This design comes from an exercise in tuning for small area on the open sky130 flow, not from production work.
RTL that was checked went through simulation tests only; none was proved equivalent to the original.
Some runs may be left out. An edit can pass the tests and still lose a function that they never use.
Only the layout flow was run in run 2; the RTL was not checked for function there.

==> flow/design.v, too long to show whole: its modules and the start of the top module <==
// module FA1: 10 lines
// module HA1: 9 lines
// module Top_FFT: 9050 lines
module Top_FFT
#(
	parameter N_pt = 128,
	parameter cnt_num = $clog2(N_pt/2),
	parameter in_BW = 16,
	parameter cut_BW = 7,
	parameter out_BW = in_BW + cut_BW
)
(
	input wire reset_n,
	input wire clk,
	input wire valid,
	input wire start,
	input wire [in_BW-1:0] inReal,
	input wire [in_BW-1:0] inImag,
	output wire [(out_BW - cut_BW)-1:0] outReal,
	output wire [(out_BW- cut_BW)-1:0] outImag
);
  // ...
==> flow/run.sh <==
#!/bin/bash
# synth_recipe.tcl (not shown) runs the flow's synth.tcl, then flattens the netlist and writes it again
# the make line also repeats each setting of config.mk as NAME=value (left out here)
make -C /OpenROAD-flow-scripts/flow DESIGN_CONFIG=/design/flow/config.mk WORK_HOME=/design/flow/orfs CLKGATE_MAP_FILE= SYNTH_SCRIPT=/design/flow/synth_recipe.tcl finish
==> flow/config.mk <==
export PLATFORM = sky130hd
export DESIGN_NAME = Top_FFT
export DESIGN_NICKNAME = Top_FFT
export VERILOG_FILES = /design/flow/design.v
export SDC_FILE = /design/flow/constraint.sdc
export NUM_CORES = 4
export LEC_CHECK = 0
export ABC_AREA = 1
export CAP_MARGIN = 20
export CORE_MARGIN = 2
export CORE_UTILIZATION = 55
export SLEW_MARGIN = 20
==> flow/constraint.sdc <==
create_clock -name core_clock -period 16.0 [get_ports {clk}]
set_input_delay 3.2000 -clock core_clock [delete_from_list [all_inputs] [get_ports {clk}]]
set_output_delay 3.2000 -clock core_clock [all_outputs]
set_load 0.01 [all_outputs]
### Met1 routing, run 1

Cells faint in the background.
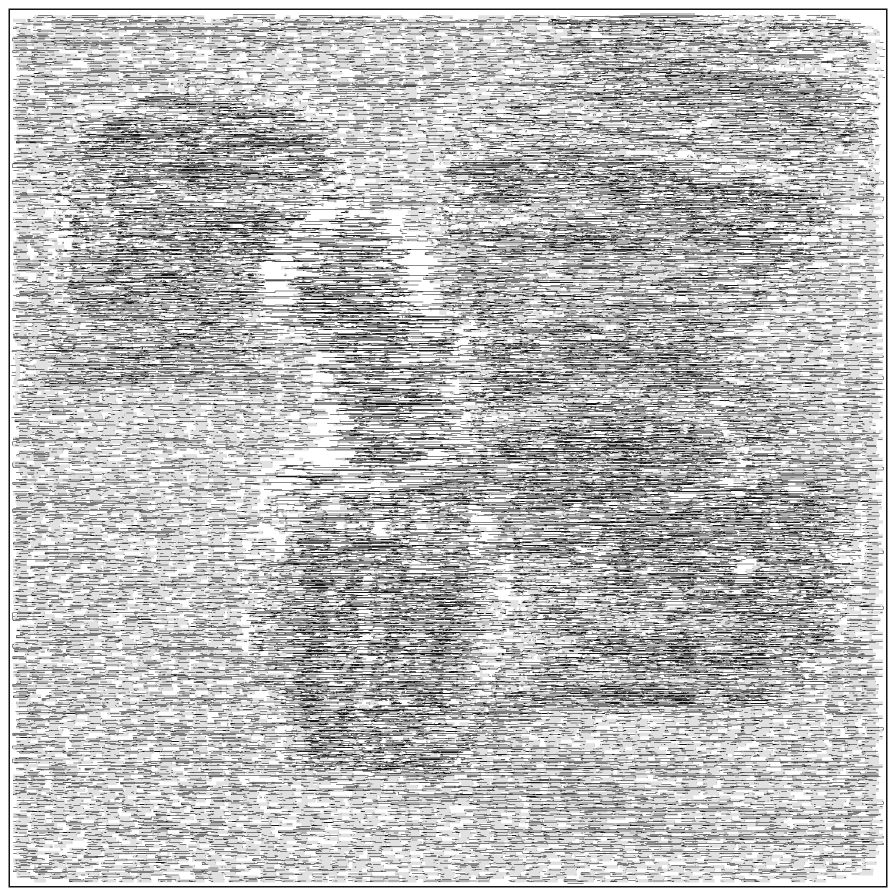
nets with wire on the layer: 20203
longest straight run: 190 um
Post-Route WL: 693000 um
met1 Use GR: 43.8%
via count: 140569

### M2 wires, run 1

Cells faint in the background.
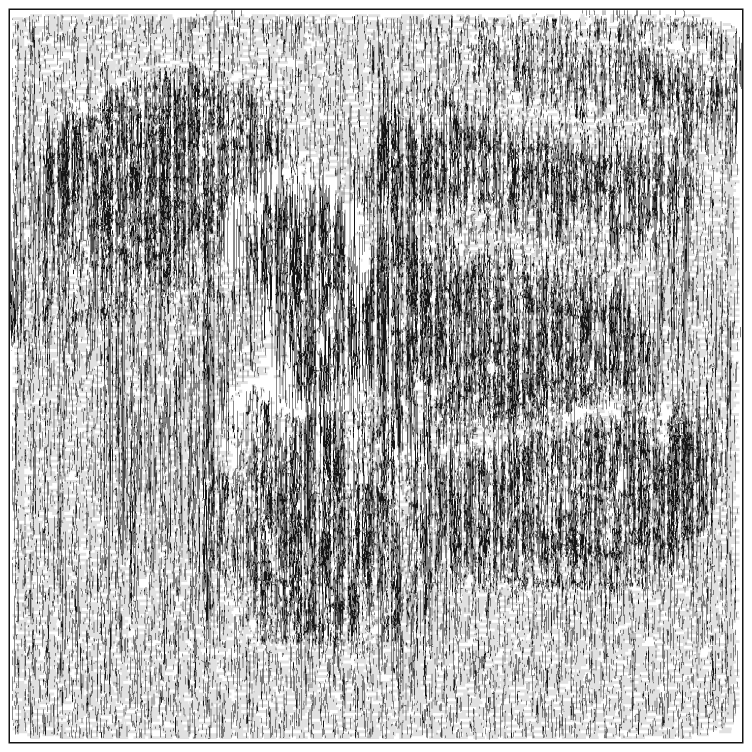
nets with wire on the layer: 17914
share of all routed wire: 43%
longest straight run: 262 um
main direction: vertical
wire length on this layer: 298 mm
GR Layer Usage met2: 43.1%

### Metal 3, run 1

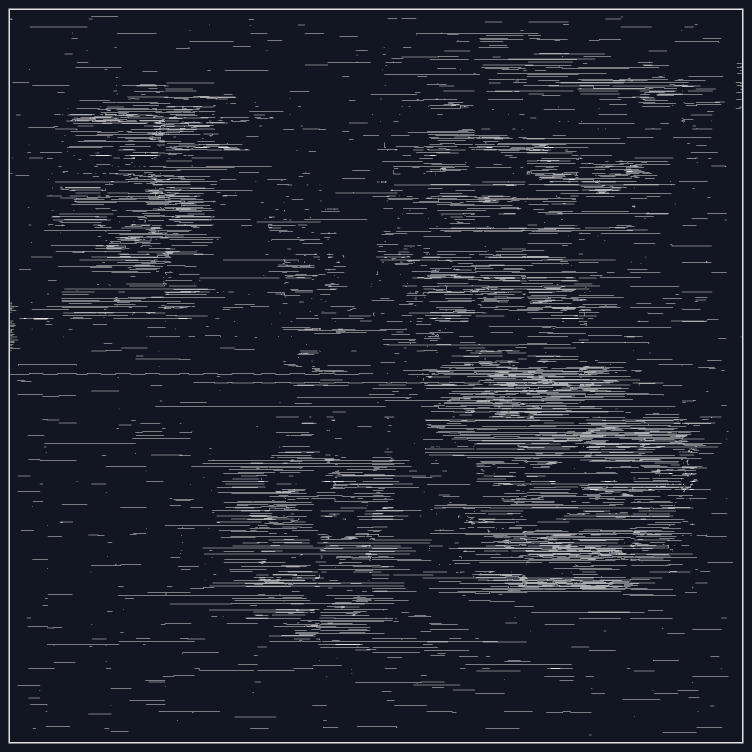
longest straight run: 215 um
nets with wire on the layer: 1603
met3 layer usage reported by global route: 7.16%

==> run summary, run 1 <==
setup TNS 0 ps; clock buffer count from CTS 461; Max Clock Skew 122 ps; final setup vio count 0; CTS resizes 0; filler instances 35905; clock sink count 4851; Finished Cell Area 0.279 mm2; clk buf depth 4; worst slack, placed 843 ps; Most used DFF post-synth edfxtp_1; warnings from Yosys 13; Hold Fails Final Rpt 0; CTS tree built; Slew HR 4.00%; DRT iter0 DRCs 15462; hold depth 0; Slowest cell on crit path inv_2; Hold WC Path Type flop to flop; R2R depth 45; Max Slew Vio Count 0; total gr overflow 0; drt wl/cell 27.8 um; number of detailed-route iterations in the first pass 7; post-CTS setup buffers 0; fraction of registers with async set or reset after synthesis 0%; critical path arrival 16180 ps; CP max stage delay 700 ps; Die W 684 um; clk latency of the worst-skew pair 1050 ps; P&R area growth vs syn 9.85%; period utilization 95.4%; IO Pins 68; Detailed Place HPWL 498000 um; DRC viols 0; outcome no timing/DRC/antenna violations; EDFF count, synth 4512; Hold Buf Count CTS 0; share of layout cells above drive strength 1 8.65%; num rows 249; largest net degree at the start of global routing 228; drt via density 5.65; final core occ 60.7%; die span in y 684 um; Distinct cells, synth 69; Synth Cell Area 0.254 mm2; Fmax 65.5 MHz; register area share after synthesis 55.9%; largest fanout on the critical path 61; die area 0.468 mm2; vias in the first global route 144247; crit start category flop; Clk Tree Root Cell clkbuf_16; most frequent CP cell fa_1; clock-pin slew on the worst setup and hold paths 70 ps; #FFs+latches synth 4851; Mapped Avg Cell Area 14.0 um2; GRT Total Usage 29.9%; Post-Synthesis Cells 18137; worst setup margin 730 ps; flop2flop setup slack 730 ps; CTS H-Tree Depth 5; IO buf count 67; first-pass GRT wire length 1010000 um
## run 1: through the flow
stage,hold WS [ps],cells
floorplan,390,18137
global placement,399,23962
detailed placement,403,23962
CTS,298,24824
global route,330,24874
finish,303,24880
## run 1: critical path, delay by kind of cell, from the launching register on
family                     cells  cell delay (ps)
xor gates and xnor gates       2              350
DFF                            1              450
and+or+nand+nor                9             1630
adders and majority gates     22            10010
AOI/OAI and AO/OA              6              800
buffers and inverters          6             1870
## run 1: placed cells by master (no fill, tap or decap), types with 65 or more instances in the layout
| cell | instances |
|---|---|
| inv_1 | 2669 |
| xor2_1 | 1315 |
| a21oi_1 | 347 |
| nand3_1 | 116 |
| clkinv_1 | 111 |
| o22ai_1 | 1146 |
| edfxtp_1 | 4512 |
| dfxtp_1 | 334 |
| clkbuf_16 | 466 |
| clkdlybuf4s50_1 | 65 |
| nand2_1 | 1529 |
| clkbuf_1 | 96 |
| o21ai_0 | 233 |
| xnor2_1 | 243 |
| fa_1 | 2768 |
| nor2_1 | 955 |
| clkinv_2 | 80 |
| or2_2 | 193 |
| buf_4 | 473 |
| inv_2 | 70 |
| ha_1 | 385 |
## run 1: cells by family (layout without fill, tap and decap cells)
logic type               count (synthesis)  after routing  share of synthesized area [%]
multiplexers                             5              5                         0.0216
AND/OR/NAND/NOR                       3016           3016                           5.02
XOR/XNOR                              1558           1558                           5.36
other                                    0             52                              0
adder cells (fa/ha/maj)               3157           3157                           23.7
flip-flops                            4851           4851                           55.9
AO/OA/AOI/OAI                         1884           1884                           4.43
buffers and inverters                 3666           4208                           5.52
## run 1: layout make-up
cell class | count | area (um2) | area share (%)
Clock buffer | 585 | 12300 | 4.42
Tap cell | 6149 | 7690 | 2.75
Multi-Input combinational cell | 9620 | 98400 | 35.2
Antenna cell | 52 | 130 | 0.0466
Sequential cell | 4851 | 142000 | 50.9
Clock inverter | 277 | 3210 | 1.15
Timing Repair Buffer | 574 | 4920 | 1.76
Inverter | 2772 | 10400 | 3.73
## run 1: metal layers
metal  vias to the layer above  GRT usage, %  part of all wire (%)
met3                      1379          7.16                   9.6
met2                      6565          43.1                    43
met4                        16          12.8                   5.1
met1                     72352          43.8                    42
met5                         -             0                 0.016
li1                      60257             -                     -
## run 1: synth_stat cells (8+ instances only)
cell type  number  area, um2
a21o_1         33        248
nor3_2          8       80.1
o211ai_1       17        128
nand2_1      1532       5750
xor2_1       1315      11500
nor2_4         12        135
nand3_1       117        586
nand2_2        13       81.3
nand4_1        30        188
nor2_1        983       3690
clkbuf_1      666       2500
xnor2_1       243       2130
inv_1        2678      10100
clkinv_1       27        101
buf_2         109        546
inv_2          63        236
nor2_2         19        119
nor4_2          9        113
nand3_2         8       80.1
o21ai_0       234       1170
nor4_1         22        138
dfxtp_1       339       6790
ha_1          389       4870
o22ai_1      1146       7170
a21oi_1       352       1760
edfxtp_1     4512     135000
fa_1         2768      55400
buf_4          15        113
nor3_1         38        190
or2_2         193       1210
buf_1          95        357
a22oi_1        23        173
o21bai_1       31        233
### Signal wires on met4, run 1

Bar = 200 um.
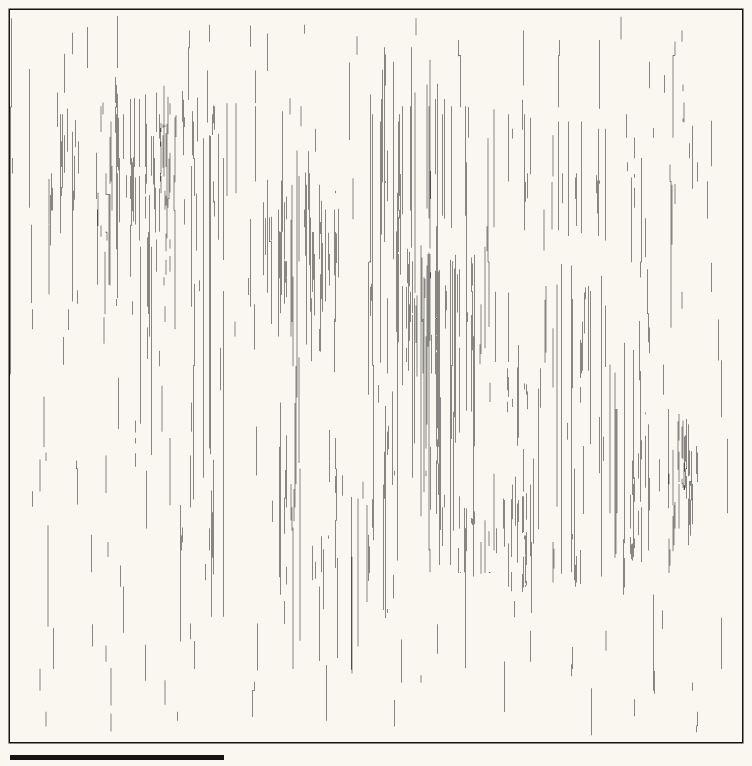

--- run 2 (changed files replaced; the others as in run 1) ---
==> flow/design.v <==
module REG#(
	parameter N = 1
)
(
	input wire			reset_n,
	input wire			clk,
	input wire			en,
	input wire [N-1:0]	d,
	output reg [N-1:0] 	q
);
always@(posedge clk) begin
	if(!reset_n) begin
		q <= 0;
	end
	else if(en) begin
		q <= d;
	end
end
endmodule
module counter
#(
	parameter N = 128,
	parameter num = $clog2(N)
)
(
	input wire 		clk,
	input wire 		valid,
	input wire 		start,
	input wire 		reset_n,
	output reg [num-1:0] cnt
);
always@(posedge clk) begin
	if(!reset_n) begin
		cnt <= ~(0);
	end
	else if(!(start) && valid)
		cnt <= ~(0);
	else if(valid) begin
		cnt <= cnt + 1;
	end
end
endmodule
module BF_En_gen(
	input wire clk,
	input wire reset_n,
	input wire valid,
	input wire [6:0] cnt,
	output wire 		en_s1,
	output reg 			en_s2,
	output reg [1:0] 	en_s3,
	output reg [2:0]	en_s4,
	output wire 		en_s5,
	output reg			en_s6,
	output wire			en_s7
);
assign en_s1 = cnt[6];  
always@(posedge clk) begin
	if(!reset_n) begin
		en_s2 <= 0;
	end
	else begin
		en_s2 <= cnt[5];  
	end
end
always@(posedge clk) begin
	if(!reset_n) begin
		en_s3 <= 0;
	end
	else begin
		en_s3[0] <= cnt[4];  
		en_s3[1] <= en_s3[0];
	end
end
always@(posedge clk) begin
	if(!reset_n) begin
		en_s4 <= 0;
	end
	else begin
		en_s4[1:0] <= cnt[3];  
		en_s4[2:1] <= en_s4[1:0];
	end
end
assign en_s5 = ~cnt[2];  
always@(posedge clk) begin
	if(!reset_n) begin
		en_s6 <= 0;
	end
	else begin
		en_s6 <= cnt[1];  
	end
end
assign en_s7 = cnt[0];  
endmodule
module BF_calc#(
	parameter BW = 16
)
(
	input wire [BW-1:0] In_R,
	input wire [BW-1:0] In_I,
	input wire [BW-1:0] Sr_R,  
	input wire [BW-1:0] Sr_I,
	output wire [BW:0] P_R,
	output wire [BW:0] P_I,
	output wire [BW:0] M_R,
	output wire [BW:0] M_I
);
assign P_R = In_R + Sr_R;
assign P_I = In_I + Sr_I;
assign M_R = In_R - Sr_R;
assign M_I = In_I - Sr_I;
endmodule
module Mult#(
	parameter BW = 16,
	parameter N_pt = 64,
	parameter cnt_num = $clog2(N_pt)
)
(
	input wire [BW-1:0] in_Real,
	input wire [BW-1:0] in_Imag,
	input wire [cnt_num -1:0] cnt,  
	output wire [BW-1:0] out_Real,
	output wire [BW-1:0] out_Imag
);
wire signed [11:0] W_re[63:0];
wire signed [11:0] W_im[63:0];
wire [(BW+12)-1:0] buf_re0;
wire [(BW+12)-1:0] buf_im0;
wire [(BW+12)-1:0] buf_re1;
wire [(BW+12)-1:0] buf_im1;
wire [BW+12:0] buf_re;
wire [BW+12:0] buf_im;
assign buf_re0 = in_Real * W_re[cnt];  
assign buf_im0 = in_Real * W_im[cnt]; 
assign buf_im1 = in_Imag * W_re[cnt];
assign buf_re1 = in_Imag * W_im[cnt];
assign buf_re = buf_re0 - buf_re1;  
assign buf_im = buf_im0 + buf_im1;
assign out_Real = {buf_re[BW+12],buf_re[BW+8:10]};
assign out_Imag = {buf_im[BW+12],buf_im[BW+8:10]};
assign  W_re[ 0 ]=  'b010000000000;  
assign  W_re[ 1 ]=  'b001111111110;  
assign  W_re[ 2 ]=  'b001111111011;
assign  W_re[ 3 ]=  'b001111110100;
assign  W_re[ 4 ]=  'b001111101100;
assign  W_re[ 5 ]=  'b001111100001;
assign  W_re[ 6 ]=  'b001111010011;
assign  W_re[ 7 ]=  'b001111000100;
assign  W_re[ 8 ]=  'b001110110010;
assign  W_re[ 9 ]=  'b001110011101;
assign  W_re[10 ]=  'b001110000111;
assign  W_re[11 ]=  'b001101101110;
assign  W_re[12 ]=  'b001101010011;
assign  W_re[13 ]=  'b001100110110;
assign  W_re[14 ]=  'b001100010111;
assign  W_re[15 ]=  'b001011110110;
assign  W_re[16 ]=  'b001011010100;
assign  W_re[17 ]=  'b001010101111;
assign  W_re[18 ]=  'b001010001001;
assign  W_re[19 ]=  'b001001100001;
assign  W_re[20 ]=  'b001000111000;
assign  W_re[21 ]=  'b001000001110;
assign  W_re[22 ]=  'b000111100010;
assign  W_re[23 ]=  'b000110110101;
assign  W_re[24 ]=  'b000110000111;
assign  W_re[25 ]=  'b000101011000;
assign  W_re[26 ]=  'b000100101001;
assign  W_re[27 ]=  'b000011111000;
assign  W_re[28 ]=  'b000011000111;
assign  W_re[29 ]=  'b000010010110;
assign  W_re[30 ]=  'b000001100100;
assign  W_re[31 ]=  'b000000110010;
assign  W_re[32 ]=  'b000000000000;
assign  W_re[33 ]=  'b111111001101;
assign  W_re[34 ]=  'b111110011011;
assign  W_re[35 ]=  'b111101101001;
assign  W_re[36 ]=  'b111100111000;
assign  W_re[37 ]=  'b111100000111;
assign  W_re[38 ]=  'b111011010110;
assign  W_re[39 ]=  'b111010100111;
assign  W_re[40 ]=  'b111001111000;
assign  W_re[41 ]=  'b111001001010;
assign  W_re[42 ]=  'b111000011101;
assign  W_re[43 ]=  'b110111110001;
assign  W_re[44 ]=  'b110111000111;
assign  W_re[45 ]=  'b110110011110;
assign  W_re[46 ]=  'b110101110110;
assign  W_re[47 ]=  'b110101010000;
assign  W_re[48 ]=  'b110100101011;
assign  W_re[49 ]=  'b110100001001;
assign  W_re[50 ]=  'b110011101000;
assign  W_re[51 ]=  'b110011001001;
assign  W_re[52 ]=  'b110010101100;
assign  W_re[53 ]=  'b110010010001;
assign  W_re[54 ]=  'b110001111000;
assign  W_re[55 ]=  'b110001100010;
assign  W_re[56 ]=  'b110001001101;
assign  W_re[57 ]=  'b110000111011;
assign  W_re[58 ]=  'b110000101100;
assign  W_re[59 ]=  'b110000011110;
assign  W_re[60 ]=  'b110000010011;
assign  W_re[61 ]=  'b110000001011;
assign  W_re[62 ]=  'b110000000100;
assign  W_re[63 ]=  'b110000000001;
assign  W_im[ 0 ]=  'b000000000000;
assign  W_im[ 1 ]=  'b111111001101;
assign  W_im[ 2 ]=  'b111110011011;
assign  W_im[ 3 ]=  'b111101101001;
assign  W_im[ 4 ]=  'b111100111000;
assign  W_im[ 5 ]=  'b111100000111;
assign  W_im[ 6 ]=  'b111011010110;
assign  W_im[ 7 ]=  'b111010100111;
assign  W_im[ 8 ]=  'b111001111000;
assign  W_im[ 9 ]=  'b111001001010;
assign  W_im[10 ]=  'b111000011101;
assign  W_im[11 ]=  'b110111110001;
assign  W_im[12 ]=  'b110111000111;
assign  W_im[13 ]=  'b110110011110;
assign  W_im[14 ]=  'b110101110110;
assign  W_im[15 ]=  'b110101010000;
assign  W_im[16 ]=  'b110100101011;
assign  W_im[17 ]=  'b110100001001;
assign  W_im[18 ]=  'b110011101000;
assign  W_im[19 ]=  'b110011001001;
assign  W_im[20 ]=  'b110010101100;
assign  W_im[21 ]=  'b110010010001;
assign  W_im[22 ]=  'b110001111000;
assign  W_im[23 ]=  'b110001100010;
assign  W_im[24 ]=  'b110001001101;
assign  W_im[25 ]=  'b110000111011;
assign  W_im[26 ]=  'b110000101100;
assign  W_im[27 ]=  'b110000011110;
assign  W_im[28 ]=  'b110000010011;
assign  W_im[29 ]=  'b110000001011;
assign  W_im[30 ]=  'b110000000100;
assign  W_im[31 ]=  'b110000000001;
assign  W_im[32 ]=  'b110000000000;
assign  W_im[33 ]=  'b110000000001;
assign  W_im[34 ]=  'b110000000100;
assign  W_im[35 ]=  'b110000001011;
assign  W_im[36 ]=  'b110000010011;
assign  W_im[37 ]=  'b110000011110;
assign  W_im[38 ]=  'b110000101100;
assign  W_im[39 ]=  'b110000111011;
assign  W_im[40 ]=  'b110001001101;
assign  W_im[41 ]=  'b110001100010;
assign  W_im[42 ]=  'b110001111000;
assign  W_im[43 ]=  'b110010010001;
assign  W_im[44 ]=  'b110010101100;
assign  W_im[45 ]=  'b110011001001;
assign  W_im[46 ]=  'b110011101000;
assign  W_im[47 ]=  'b110100001001;
assign  W_im[48 ]=  'b110100101011;
assign  W_im[49 ]=  'b110101010000;
assign  W_im[50 ]=  'b110101110110;
assign  W_im[51 ]=  'b110110011110;
assign  W_im[52 ]=  'b110111000111;
assign  W_im[53 ]=  'b110111110001;
assign  W_im[54 ]=  'b111000011101;
assign  W_im[55 ]=  'b111001001010;
assign  W_im[56 ]=  'b111001111000;
assign  W_im[57 ]=  'b111010100111;
assign  W_im[58 ]=  'b111011010110;
assign  W_im[59 ]=  'b111100000111;
assign  W_im[60 ]=  'b111100111000;
assign  W_im[61 ]=  'b111101101001;
assign  W_im[62 ]=  'b111110011011;
assign  W_im[63 ]=  'b111111001101;
endmodule
module Shift_Reg
#(
	parameter BW = 16,
	parameter N = 64
)
(
	input wire clk,
	input wire reset_n,
	input wire valid,
	input wire [BW-1: 0] Sr_in,
	output wire [BW-1:0] Sr_out
);
integer i;
reg [BW-1:0] sr [N-1:0];
always @(posedge clk) begin
	if(!reset_n) begin
		for(i = 1; i < N; i= i+1) begin
			sr[i] <= 0;	
		end
	end
	else if(valid) begin
		for(i =1; i < N; i= i+1) begin
			sr[i] <= sr [i-1];
		end	
	end
end
always@(posedge clk) begin
	if(!reset_n) begin
		sr[0] <= 0;
	end
	else if(valid) begin
		sr[0] <= Sr_in;
	end
end
assign Sr_out = sr[N-1];
endmodule
module Stage#(
	parameter BW = 16,
	parameter N_pt = 64,
	parameter cnt_num = $clog2(N_pt)
)
(
	input wire 					clk,
	input wire 					reset_n,
	input wire [BW-1:0] 		inReal,
	input wire [BW-1:0] 		inImag,
	input wire [cnt_num-1 :0] 	cnt,
	input wire 					bf_en,
	input wire					valid,
	output wire [BW: 0] 		outReal,
	output wire [BW: 0] 		outImag
);
wire [BW-1:0] r_Real; 
wire [BW-1:0] r_Imag;
wire [BW : 0] bf_P [1:0];
wire [BW : 0] bf_M [1:0];
wire [BW : 0] sr_out [1:0];
wire [BW:0] Mux_P[1:0];
wire [BW:0] Mux_M[1:0];
wire [BW:0] mult_out [1:0];
REG#(.N(BW))
uReg_R(
	.reset_n	(reset_n),
    .clk		(clk),
    .en			(1),
    .d			(inReal),
	.q			(r_Real)
);
REG#(.N(BW))
uReg_I(
	.reset_n	(reset_n),
    .clk		(clk),
    .en			(1),
    .d			(inImag),
	.q			(r_Imag)
);
BF_calc#(.BW(BW))
BF(
	.In_R(r_Real),
    .In_I(r_Imag),
    .Sr_R({sr_out[0][BW], sr_out[0][BW-2:0]}),  
	.Sr_I({sr_out[1][BW],sr_out[1][BW-2:0]}),
	.P_R(bf_P[0]),
    .P_I(bf_P[1]),
    .M_R(bf_M[0]),
    .M_I(bf_M[1])
);
Shift_Reg#(.BW(BW+1), .N(N_pt))
Sr_R(
	.clk		(clk),
	.reset_n	(reset_n),
	.valid		(valid),
	.Sr_in		(Mux_M[0]),
	.Sr_out		(sr_out[0])
);
Shift_Reg#(.BW(BW+1), .N(N_pt))
Sr_I(
	.clk		(clk),
	.reset_n	(reset_n),
	.valid		(valid),
	.Sr_in		(Mux_M[1]),
	.Sr_out		(sr_out[1])
);
assign Mux_P[0] = bf_en ? bf_P[0] : sr_out[0];
assign Mux_P[1] = bf_en ? bf_P[1] : sr_out[1];
assign Mux_M[0] = bf_en ? bf_M[0] : {r_Real[BW-1],r_Real};
assign Mux_M[1] = bf_en ? bf_M[1] : {r_Imag[BW-1],r_Imag};
Mult#(.BW(BW+1), .N_pt(N_pt))
uMult(
	.in_Real(Mux_P[0]),
	.in_Imag(Mux_P[1]),
	.cnt(cnt), 
	.out_Real(mult_out[0]),
	.out_Imag(mult_out[1])
);
assign outReal = bf_en? Mux_P[0] : mult_out[0];
assign outImag = bf_en? Mux_P[1] : mult_out[1];
endmodule
module Last_Stage
#(
	parameter BW = 22
)
(
	input wire clk,
	input wire reset_n,
	input wire [BW-1:0] inReal,
	input wire [BW-1:0] inImag,
	input wire bf_en,
	input wire valid,
	output wire [BW:0] outReal,
	output wire [BW:0] outImag
);
wire [BW-1:0] r_Real;
wire [BW-1:0] r_Imag;
wire [BW: 0] sr_out [1:0];
wire [BW:0] Mux_P[1:0];
wire [BW:0] Mux_M[1:0];
wire [BW : 0] bf_P [1:0];
wire [BW : 0] bf_M [1:0];
REG#(.N(BW))
uReg_R(
	.reset_n	(reset_n),
    .clk		(clk),
    .en			(1),
    .d			(inReal),
	.q			(r_Real)
);
REG#(.N(BW))
uReg_I(
	.reset_n	(reset_n),
    .clk		(clk),
    .en			(1),
    .d			(inImag),
	.q			(r_Imag)
);
BF_calc#(.BW(BW))
BF(
	.In_R(r_Real),
    .In_I(r_Imag),
    .Sr_R({sr_out[0][BW],sr_out[0][BW-2:0]}),
	.Sr_I({sr_out[1][BW],sr_out[1][BW-2:0]}),
	.P_R(bf_P[0]),
    .P_I(bf_P[1]),
    .M_R(bf_M[0]),
    .M_I(bf_M[1])
);
REG#(.N(BW+1))
Sr_R(
	.clk		(clk),
	.reset_n	(reset_n),
	.en			(1),
	.d			(Mux_M[0]),
	.q			(sr_out[0])
);
REG#(.N(BW+1))
Sr_I(
	.clk		(clk),
	.reset_n	(reset_n),
	.en			(1),
	.d			(Mux_M[1]),
	.q			(sr_out[1])
);
assign Mux_P[0] = bf_en ? bf_P[0] : sr_out[0];
assign Mux_P[1] = bf_en ? bf_P[1] : sr_out[1];
assign Mux_M[0] = bf_en ? bf_M[0] : {r_Real[BW-1],r_Real};
assign Mux_M[1] = bf_en ? bf_M[1] : {r_Imag[BW-1],r_Imag};
REG#(.N(BW+1))
out_Real(
	.reset_n	(reset_n),
    .clk		(clk),
    .en			(1),
    .d			(Mux_P[0]),
	.q			(outReal)
);
REG#(.N(BW+1))
out_Imag(
	.reset_n	(reset_n),
    .clk		(clk),
    .en			(1),
    .d			(Mux_P[1]),
	.q			(outImag)
);
endmodule
module Top_FFT
#(
	parameter N_pt = 128,
	parameter cnt_num = $clog2(N_pt/2),  
	parameter in_BW = 16,
	parameter cut_BW = 7,
	parameter out_BW = in_BW + cut_BW
)
(
	input wire reset_n,
	input wire clk,
	input wire valid,
	input wire start,
	input wire [in_BW-1:0] inReal,
	input wire [in_BW-1:0] inImag,
	output wire [(out_BW - cut_BW)-1:0] outReal,
	output wire [(out_BW- cut_BW)-1:0] outImag
);
wire [in_BW	:0]  sig1[1:0];
wire [in_BW+1:0] sig2[1:0];
wire [in_BW+2:0] sig3[1:0];
wire [in_BW+3:0] sig4[1:0];
wire [in_BW+4:0] sig5[1:0];
wire [in_BW+5:0] sig6[1:0];
wire [cnt_num:0] cnt;  
wire en_s1;
wire en_s2;
wire [1:0] en_s3;
wire [2:0] en_s4;
wire 		en_s5;
wire en_s6;
wire en_s7;
Stage#(.BW(in_BW),.N_pt(64))
Stage1(
	.clk		(clk),
	.reset_n	(reset_n),
	.inReal		(inReal),
	.inImag		(inImag),
	.cnt		(cnt[cnt_num-1:0]),  
	.bf_en		(en_s1),
	.valid		(valid),
	.outReal	(sig1[0]),
	.outImag 	(sig1[1])
);
Stage#(.BW(in_BW + 1),.N_pt(32))
Stage2(
	.clk		(clk),
	.reset_n	(reset_n),
	.inReal		(sig1[0]),
	.inImag		(sig1[1]),
	.cnt		(cnt[cnt_num-2:0]),  
	.bf_en		(en_s2),
	.valid		(valid),
	.outReal	(sig2[0]),
	.outImag 	(sig2[1])
);
Stage#(.BW(in_BW + 2),.N_pt(16))
Stage3(
	.clk		(clk),
	.reset_n	(reset_n),
	.inReal		(sig2[0]),
	.inImag		(sig2[1]),
	.cnt		(cnt[cnt_num-3:0]),  
	.bf_en		(en_s3[1]),
	.valid		(valid),
	.outReal	(sig3[0]),
	.outImag 	(sig3[1])
);
Stage#(.BW(in_BW + 3),.N_pt(8))
Stage4(
	.clk		(clk),
	.reset_n	(reset_n),
	.inReal		(sig3[0]),
	.inImag		(sig3[1]),
	.cnt		(cnt[cnt_num-4:0]),  
	.bf_en		(en_s4[2]),
	.valid		(valid),
	.outReal	(sig4[0]),
	.outImag 	(sig4[1])
);
Stage#(.BW(in_BW + 4),.N_pt(4))
Stage5(
	.clk		(clk),
	.reset_n	(reset_n),
	.inReal		(sig4[0]),
	.inImag		(sig4[1]),
	.cnt		(cnt[cnt_num-5:0]),  
	.bf_en		(en_s5),
	.valid		(valid),
	.outReal	(sig5[0]),
	.outImag 	(sig5[1])
);
Stage#(.BW(in_BW + 5),.N_pt(2))
Stage6(
	.clk		(clk),
	.reset_n	(reset_n),
	.inReal		(sig5[0]),
	.inImag		(sig5[1]),
	.cnt		(cnt[cnt_num-6:0]),  
	.bf_en		(en_s6),
	.valid		(valid),
	.outReal	(sig6[0]),
	.outImag 	(sig6[1])
);
Last_Stage#(.BW(in_BW + 6))
Stage7(
	.clk		(clk),
	.reset_n	(reset_n),
	.inReal		(sig6[0]),
	.inImag		(sig6[1]),
	.bf_en		(en_s7),
	.valid		(valid),
	.outReal	(outReal),
	.outImag 	(outImag)
);
counter#(.N(N_pt))
Counter(
	.clk		(clk),
	.valid		(valid),
	.start		(start),
	.reset_n	(reset_n),
	.cnt		(cnt)  
);
BF_En_gen
bf_gen(
	.clk		(clk),
	.reset_n	(reset_n),
	.valid		(valid),
	.cnt		(cnt),
	.en_s1		(en_s1),
	.en_s2		(en_s2),
	.en_s3		(en_s3),
	.en_s4		(en_s4),
	.en_s5		(en_s5),
	.en_s6		(en_s6),
	.en_s7		(en_s7)
);
endmodule
==> flow/config.mk <==
export PLATFORM = sky130hd
export DESIGN_NAME = Top_FFT
export DESIGN_NICKNAME = Top_FFT
export VERILOG_FILES = /design/flow/design.v
export SDC_FILE = /design/flow/constraint.sdc
export NUM_CORES = 4
export LEC_CHECK = 0
export CAP_MARGIN = 20
export CORE_MARGIN = 2
export CORE_UTILIZATION = 45
export SLEW_MARGIN = 20
### Signal wires on met4, run 2

Bar = 200 um.
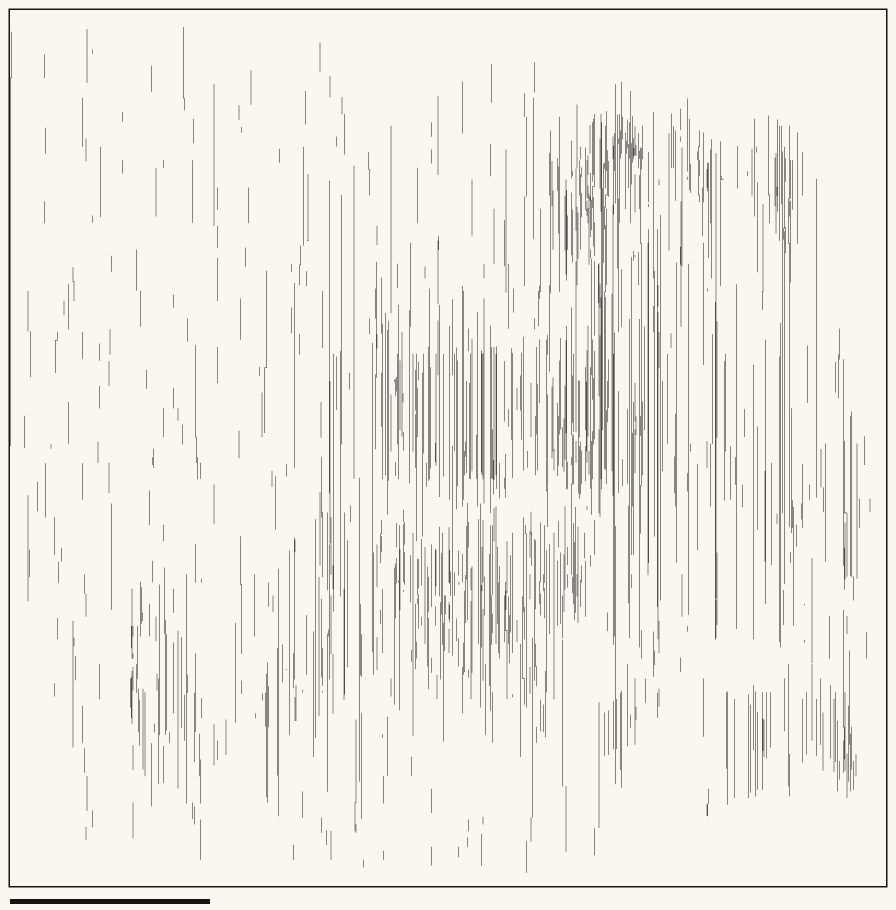
wire length on this layer: 60.7 mm
main direction: vertical
share of all routed wire: 6.2%
longest straight run: 445 um

### M2 wires, run 2

Cells faint in the background.
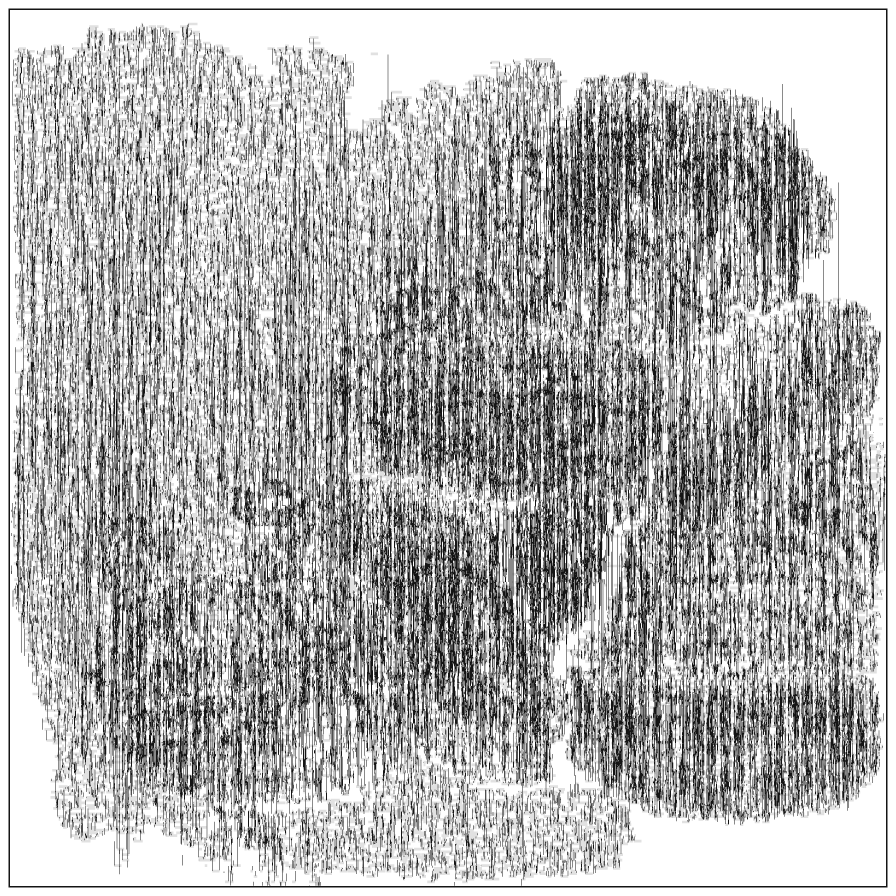
nets with wire on the layer: 34182
longest straight run: 352 um
wire length on this layer: 460 mm
main direction: vertical

==> run 2 against run 1 <==
Effect of this change:
- sequential cell count down 7
- maximum frequency up 23%
- area after synthesis up 34%
- wire length up 42%
- utilization down 12 points
- largest cell class is now multi-input gates
- clock-buffer cell count up 182
- still clean
- synthesized cell count up 100%
- final cell count up 86%
- setup slack better by 2900 ps
- die area up 64%
- hold slack better by 85 ps
==> run summary, run 2 <==
outcome no timing/DRC/antenna violations (unchanged); final setup vio count 0 (unchanged); worst slack, placed 3960 ps (was 843 ps); clock-pin slew on the worst setup and hold paths 70 ps (about the same); R2R depth 43 (was 45); drt wl/cell 21.2 um (was 27.8 um); number of detailed-route iterations in the first pass 6 (was 7); IO buf count 67 (unchanged); CTS H-Tree Depth 6 (was 5); worst setup margin 3610 ps (was 730 ps); setup TNS 0 ps (unchanged); via count 239088 (was 140569); top-count cell post-synth nor2_1 (was edfxtp_1); clock buffer count from CTS 531 (was 461); warnings from Yosys 52 (was 13); Hold WC Path Type flop to flop (unchanged); vias in the first global route 246168 (was 144247); clk buf depth 4 (unchanged); largest net degree at the start of global routing 227 (was 228); Most used DFF post-synth dfxtp_1 (was edfxtp_1); post-placement cell count 45305 (was 23962); Mapped Avg Cell Area 9.38 um2 (was 14.0 um2); flop2flop setup slack 3610 ps (was 730 ps); DRC viols 0 (unchanged); DRT iter0 DRCs 16913 (was 15462); share of the synthesized area in the top cell type 28.4% (was 53.3%); die area 0.765 mm2 (was 0.468 mm2); drt via density 5.16 (was 5.65); crit start category flop (unchanged); Max Clock Skew 98.8 ps (was 122 ps); Max Slew Vio Count 0 (unchanged); Post-Synthesis Cells 36387 (was 18137); top post-synthesis cells by count nor2_1 (6473), inv_1 (5898), dfxtp_1 (4844), mux2i_1 (4386), fa_1 (4198) (was edfxtp_1 (4512), fa_1 (2768), inv_1 (2678), nand2_1 (1532), xor2_1 (1315)); CTS tree built (unchanged); clk latency of the worst-skew pair 1110 ps (was 1050 ps); IO Pins 68 (unchanged); clock sink count 4844 (was 4851); register area share after synthesis 28.4% (was 55.9%); top area cells in the synthesized netlist dfxtp_1 (28%), fa_1 (25%), mux2i_1 (13%) (was edfxtp_1 (53%), fa_1 (22%), xor2_1 (4.5%)); first-pass GRT wire length 1510000 um (was 1010000 um); most common cell after layout, fill and taps aside nor2_1 (was edfxtp_1); Hold Buf Count CTS 0 (unchanged); #FFs+latches synth 4844 (was 4851); Clk Tree Root Cell clkbuf_16 (unchanged); post-CTS setup buffers 0 (unchanged); total gr overflow 0 (unchanged); EDFF count, synth 0 (was 4512); worst hold margin 388 ps (was 303 ps)
### Met1 routing, run 2

Cells faint in the background.
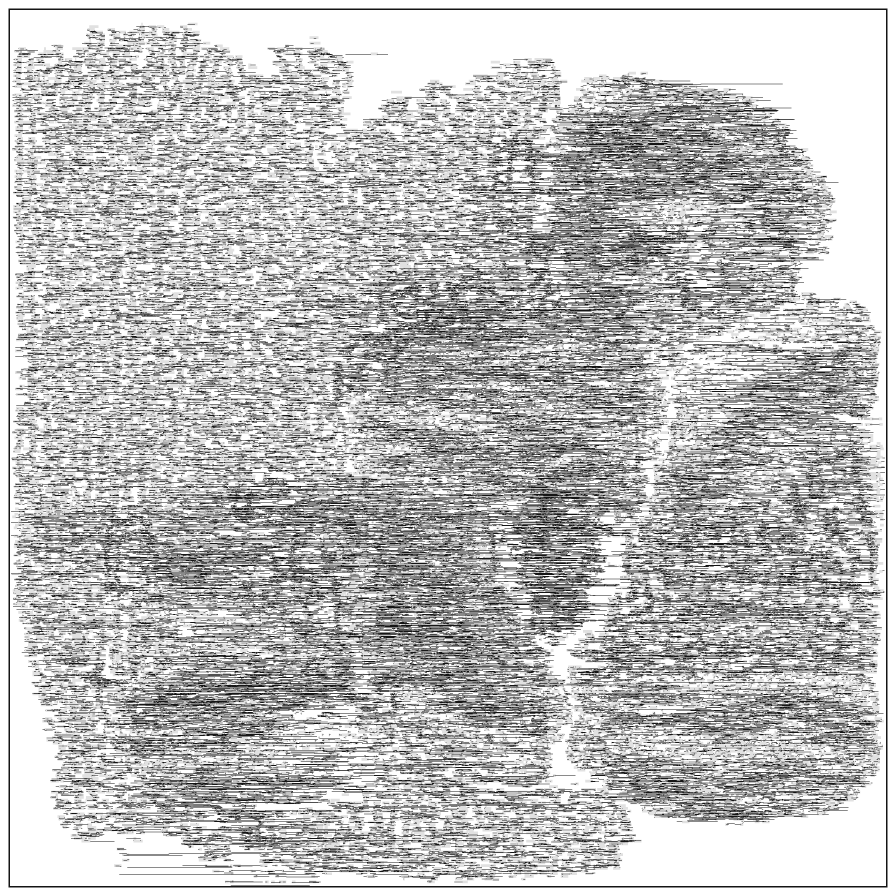
wire length on this layer: 402 mm
main direction: horizontal
share of all routed wire: 41%

### Metal 3, run 2

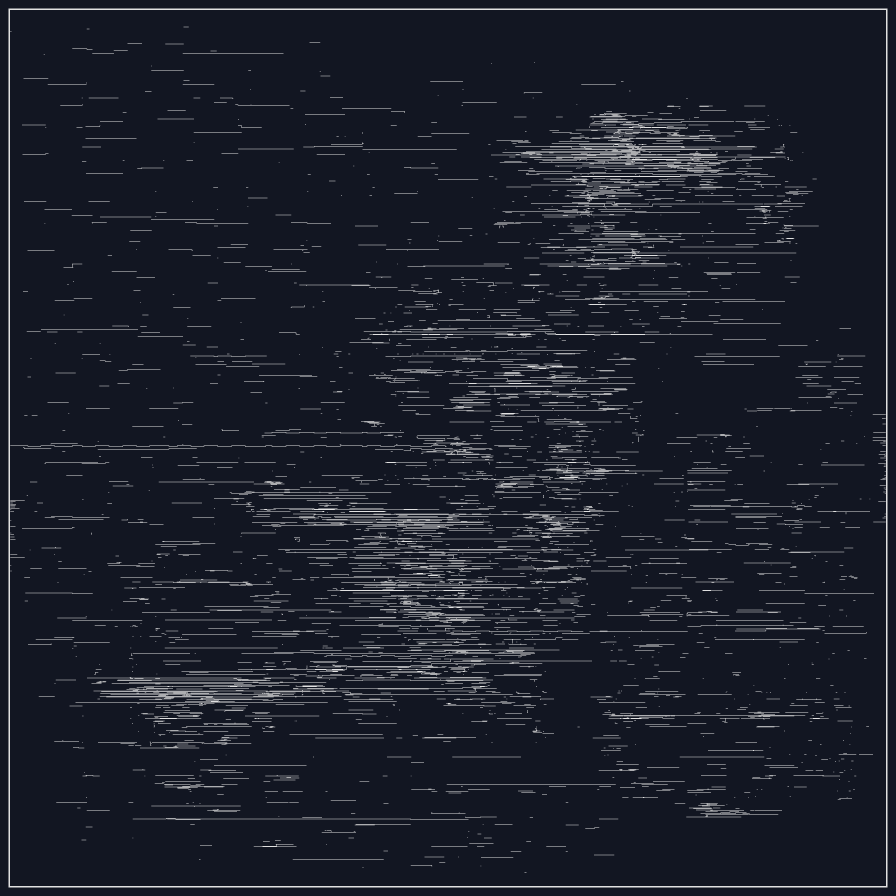
share of all routed wire: 6.1%
wire length on this layer: 59.9 mm
nets with wire on the layer: 1755
main direction: horizontal

==> run 2: cell types whose count changed after synthesis, moves of 1101 or more <==
cell	previous run	this run
dfxtp_1	339	4844
o22ai_1	1146	45
mux2i_1	1	4386
xor2_1	1315	139
edfxtp_1	4512	0
inv_1	2678	5898
fa_1	2768	4198
ha_1	389	1960
nor2_1	983	6473
==> run 2: cells by family after synthesis <==
family	count (synthesis)	share of synthesized area, %
AND/OR/NAND/NOR	9966	11.9
flip-flops	4844	28.4
multiplexers	4425	13.0
other	2	0.00220
adder cells (fa/ha/maj)	6158	31.8
XOR/XNOR	509	1.31
buffers and inverters	7777	8.58
AO/OA/AOI/OAI	2706	5.03
==> run 2: final cells by class <==
type,instances,area [um2]
Multi-Input combinational cell,23842,216000
Clock inverter,178,2470
Antenna cell,67,168
Fill cell,71434,384000
Sequential cell,4844,97000
Tap cell,10111,12700
Timing Repair Buffer,585,4930
Inverter,5928,22300
Clock buffer,767,15600
==> run 2: layer usage <==
metal | part of all wire (%) | up-vias | global-route usage, %
li1 | - | 112151 | -
met1 | 41 | 118638 | 32.2
met2 | 47 | 6348 | 42.5
met3 | 6.1 | 1929 | 4.11
met4 | 6.2 | 22 | 12.6
met5 | 0.015 | - | 0
==> run 2: metrics by stage <==
stage	utilization [%]	area (um2)
final	49.1	371000
after global routing	49.1	371000
after CTS	49.1	371000
after detailed placement	46.7	353000
after global placement	46.7	353000
after floorplan	-	342000
==> run 2: worst max-delay path, delay by kind of cell (launching register included) <==
kind	cells	cell delay, ps
fa+ha+maj	9	3650
compound gates	13	3070
buf+inv	12	2320
simple gates	8	2030
flops	1	760
mux	1	260
### Wires after detailed routing, run 2

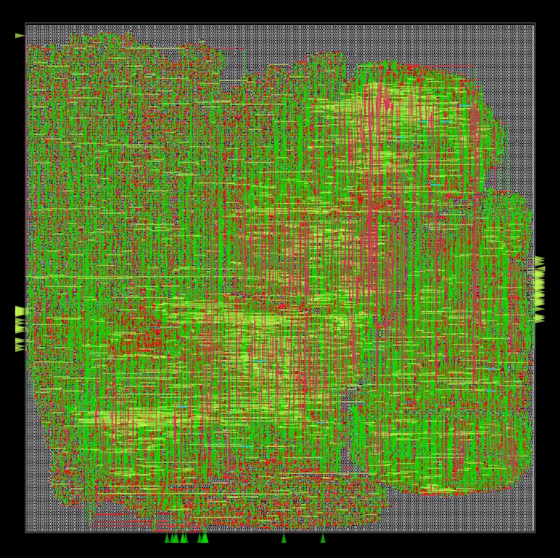

==> run 3: too many edits to list; what changed since run 2 <==
flow/design.v: 609 -> 9405 lines; modules unchanged: 0
  FA1: new, 10 lines
  HA1: new, 9 lines
  Top_FFT: edited, 138 -> 9386 lines
  removed: REG, counter, BF_En_gen, BF_calc, Mult, Shift_Reg, Stage, Last_Stage
==> module HA1 as of run 3 <==
module HA1(
	input wire a,
	input wire b,
	output wire s,
	output wire co
);
assign s = a ^ b;
assign co = a & b;
endmodule
==> module FA1 as of run 3 <==
module FA1(
	input wire a,
	input wire b,
	input wire ci,
	output wire s,
	output wire co
);
assign s = a ^ b ^ ci;
assign co = (a & b) | (ci & (a ^ b));
endmodule
--- a/flow/config.mk
+++ b/flow/config.mk
@@ -6,6 +6,7 @@
 export NUM_CORES = 4
 export LEC_CHECK = 0
+export ABC_AREA = 1
 export CAP_MARGIN = 20
 export CORE_MARGIN = 2
-export CORE_UTILIZATION = 45
+export CORE_UTILIZATION = 55
 export SLEW_MARGIN = 20
### Wires after detailed routing, run 3

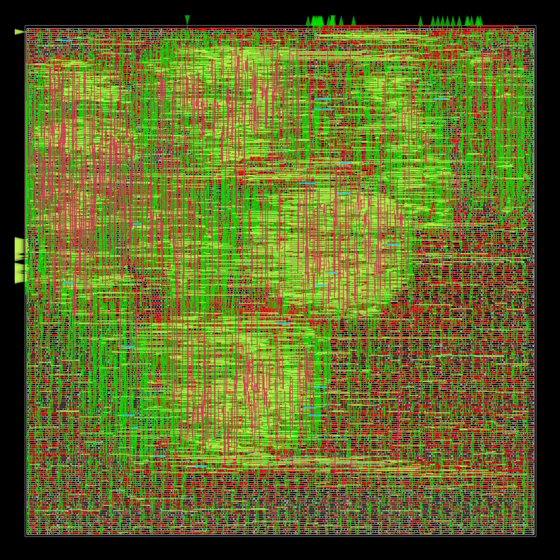
drt wl/cell: 30.7 um
via count: 148578
Post-Route WL: 772000 um
GRT Total Usage: 33.7%

### Met1 routing, run 3

Cells faint in the background.
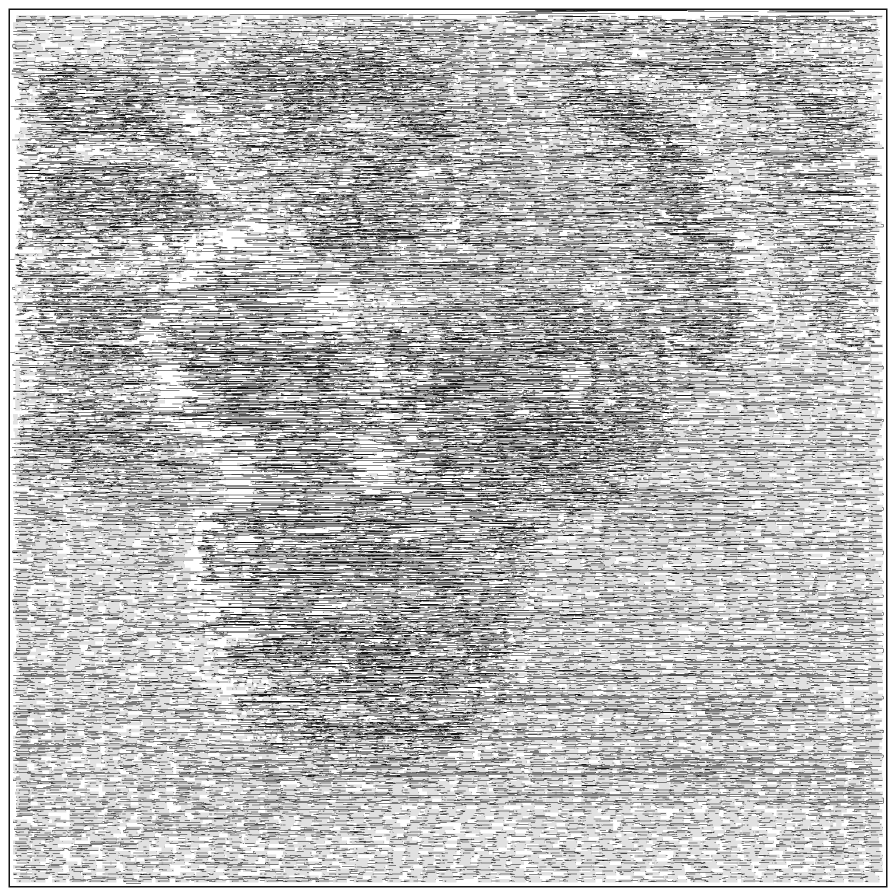
wire length on this layer: 310 mm
nets with wire on the layer: 20818
main direction: horizontal
longest straight run: 272 um

==> run 3 against run 2 <==
Effect of this change:
- still clean on timing, DRC and antenna
- synthesized cell count down 49%
- non-clock buffer count up 69
- die area down 39%
- global-route usage up 8.2 points
- maximum frequency down 19%
- final cell count down 46%
- clock skew up 51 ps
- critical path type unchanged
==> run summary, run 3 <==
R2R depth 44 (was 43); DRC viols 0 (unchanged); most frequent CP cell fa_1; Clk Tree Root Cell clkbuf_16 (unchanged); final setup vio count 0 (unchanged); share of layout cells above drive strength 1 8.18% (was 4.58%); CTS H-Tree Depth 5 (was 6); register area share after synthesis 56.4% (was 28.4%); num rows 248 (was 319); P&R area growth vs syn 9.50% (was 8.71%); Starting Density 55.3% (was 45.2%); outcome no timing/DRC/antenna violations (unchanged); number of detailed-route iterations in the first pass 13 (was 6); CP max stage delay 890 ps (was 760 ps); warnings from Yosys 13 (was 52); CTS tree built (unchanged); Max Clock Skew 150 ps (was 98.8 ps); total gr overflow 0 (unchanged); clock-pin slew on the worst setup and hold paths 90 ps (was 70 ps); DRT iter0 DRCs 19773 (was 16913); largest fanout on the critical path 8 (was 40); Slew HR 17.0% (was 18.0%); Most used DFF post-synth edfxtp_1 (was dfxtp_1); WP depth 44 (was 43); clock sink count 4851 (was 4844); clock buffer count from CTS 457 (was 531); #FFs+latches synth 4851 (was 4844); period utilization 96.2% (was 77.5%); first-pass GRT wire length 1100000 um (was 1510000 um); fraction of registers with async set or reset after synthesis 0% (unchanged); Synth Cell Area 0.252 mm2 (was 0.341 mm2); most common cell after layout, fill and taps aside edfxtp_1 (was nor2_1); Fmax 65.0 MHz (was 80.7 MHz); Post-Synthesis Cells 18559 (was 36387); largest net degree at the start of global routing 202 (was 227); top post-synthesis cells by count edfxtp_1 (4512), inv_1 (3021), fa_1 (2850), nand2_1 (1873), nor2_1 (1083) (was nor2_1 (6473), inv_1 (5898), dfxtp_1 (4844), mux2i_1 (4386), fa_1 (4198)); CTS resizes 0 (unchanged); Slowest cell on crit path nor3_2 (was dfxtp_4); IO Pins 68 (unchanged); IO buf count 67 (unchanged); clk buf depth 4 (unchanged); Top delay family on crit path adder cells (unchanged); flop2flop setup slack 610 ps (was 3610 ps); top area cells in the synthesized netlist edfxtp_1 (54%), fa_1 (23%), inv_1 (4.5%) (was dfxtp_1 (28%), fa_1 (25%), mux2i_1 (13%)); Worst Path Required 16940 ps (was 16900 ps); worst setup margin 611 ps (was 3610 ps); clk latency of the worst-skew pair 1060 ps (was 1110 ps); WP buf/inv 5 (was 12); post-CTS setup buffers 0 (unchanged); Final Critical Period 15390 ps (was 12390 ps); most frequent cells in the layout edfxtp_1 (4512), inv_1 (3018), fa_1 (2850) (was nor2_1 (6459), inv_1 (5893), dfxtp_1 (4834)); worst slack, placed 931 ps (was 3960 ps); Distinct cells, synth 70 (was 114); vias in the first global route 150261 (was 246168); setup TNS 0 ps (unchanged); crit start category flop (unchanged); GPL Wtd Cong 1.04 (was 0.965); unrepaired setup endpoints after global routing no (unchanged); crit path capture type flop (unchanged); Hold WC Path Type flop to flop (unchanged); core area 0.456 mm2 (was 0.755 mm2); critical path arrival 16330 ps (was 13290 ps); post-route ant nets 0 (unchanged); layout net count 21967 (was 41926); Worst Max-Slew Pin Slew 1240 ps (was 1220 ps); hold depth 0 (was 1); drt via density 5.90 (was 5.16); EDFF count, synth 4512 (was 0); Max Slew Vio Count 0 (unchanged); share of the synthesized area in the top cell type 53.7% (was 28.4%); Hold Fails Final Rpt 0 (unchanged); Detailed Place HPWL 561000 um (was 754000 um); Synth area leader edfxtp_1 (was dfxtp_1); Mapped Avg Cell Area 13.6 um2 (was 9.38 um2); Setup CP Type flop to flop (unchanged); Die W 681 um (was 875 um); max-cap violations 0 (unchanged); die area 0.464 mm2 (was 0.765 mm2); initial antenna violation count 65 (was 35); Hold Buf Count CTS 0 (unchanged); top-count cell post-synth edfxtp_1 (was nor2_1); die span in y 681 um (was 875 um)
### M2 wires, run 3

Cells faint in the background.
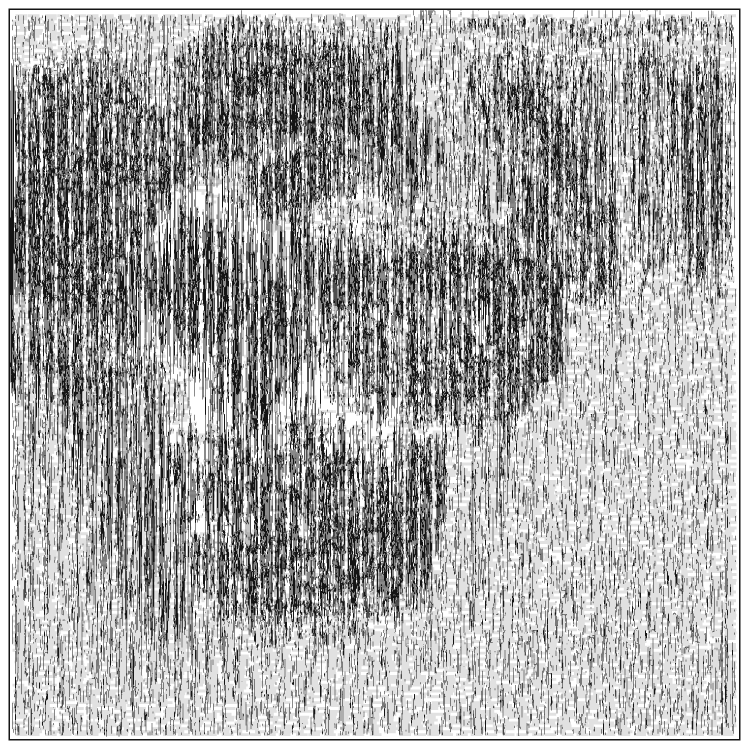
nets with wire on the layer: 18083
main direction: vertical
longest straight run: 308 um
share of all routed wire: 41%

### Metal 3, run 3

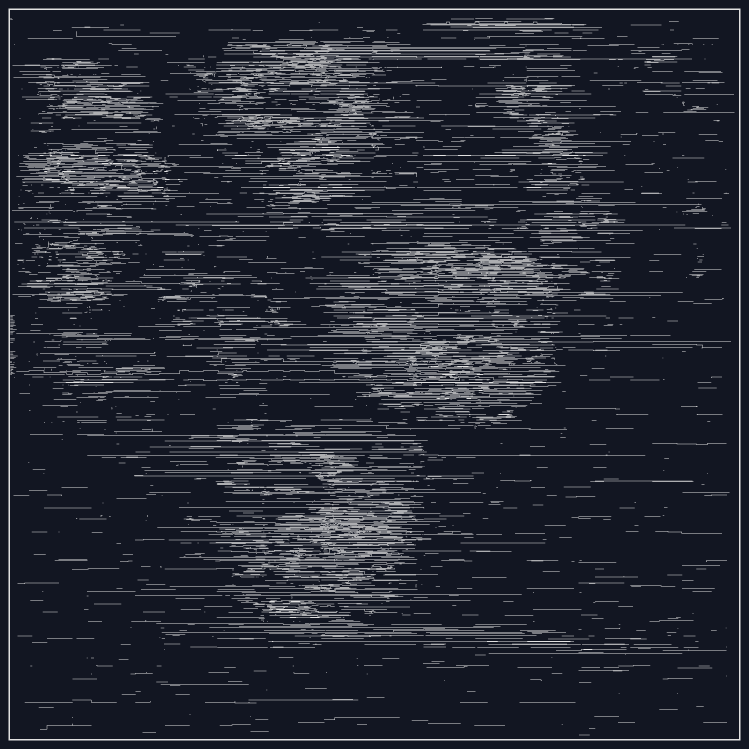
share of all routed wire: 12%
nets with wire on the layer: 1959
longest straight run: 307 um

run 3: cell count changes after synthesis, moves of 1348 or more:
cell      delta
nor2_1    -5390
inv_1     -2877
edfxtp_1  +4512
fa_1      -1348
ha_1      -1515
mux2i_1   -4386
dfxtp_1   -4505
run 3: worst reg2reg max path: cells and delay by family, from the launching register on:
family / cells / cell delay [ps]
DFF: 1 / 480
and+or+nand+nor: 9 / 1890
adders and majority gates: 23 / 10790
AOI/OAI and AO/OA: 6 / 1010
buffers and inverters: 5 / 1000
xor gates and xnor gates: 1 / 140
run 3: layout make-up:
class                      count  area [um2]
antenna                       31        77.6
clock buffer                 608       12200
clock inverter               227        2620
fill                       35512      180000
inverter                    3164       11900
multi-input combinational   9508       94300
sequential                  4851      142000
tap                         6125        7660
timing repair buffer         654        5290
run 3: metal layers:
metal	up-vias	track usage (%)	share of wire, %
li1	62271	-	-
met3	2192	10.6	12
met5	-	0	0.038
met1	75280	47.6	40
met4	42	17.6	6.6
met2	8793	47.0	41
run 3: cells by family after synthesis:
family                     count (synthesis)  share of synthesized area, %
and+or+nand+nor                         3436                          5.60
other                                      1                       0.00149
buffers and inverters                   4200                          6.31
xor gates and xnor gates                  43                         0.152
DFF                                     4851                          56.4
adders and majority gates               3295                          24.8
AOI/OAI and AO/OA                       2733                          6.74
run 3: stage by stage:
stage / cells / hold slack [ps] / cell area, um2 / util (%)
floorplan: 18559 / 390 / 252000 / -
global placement: 24301 / 394 / 261000 / 57.3
detailed placement: 24301 / 401 / 261000 / 57.3
CTS: 25136 / 298 / 276000 / 60.5
global route: 25142 / 307 / 276000 / 60.5
finish: 25168 / 310 / 276000 / 60.5

==> re-timing with driven ports <==
Ports are ideal in the flow. The routed layouts listed here were re-timed in OpenROAD. Step 1, drivers: a clkbuf_16 drives clk and a buf_2 each remaining input, both assumed. Step 2 times the ports against the registers' clock, not the clock port: input delays grow and output delays shrink by t, the midpoint of the rising clock arrivals with the driver on. a / b / c = ideal / step 1 / step 2; a / b = the first two.
| run | t, ns | setup slack, ns | worst setup path at the end | latest minus earliest clock arrival (ns) |
|---|---|---|---|---|
| run 1 | 1.111 | 0.730 / 0.730 / 0.730 | register to register | 0.132 / 0.131 |
| run 2 | 1.199 | 3.606 / 3.606 / 3.606 | register to register | 0.119 / 0.119 |
| run 3 | 1.129 | 0.611 / 0.611 / 0.611 | register to register | 0.153 / 0.153 |
After both steps every run listed still meets setup and hold.
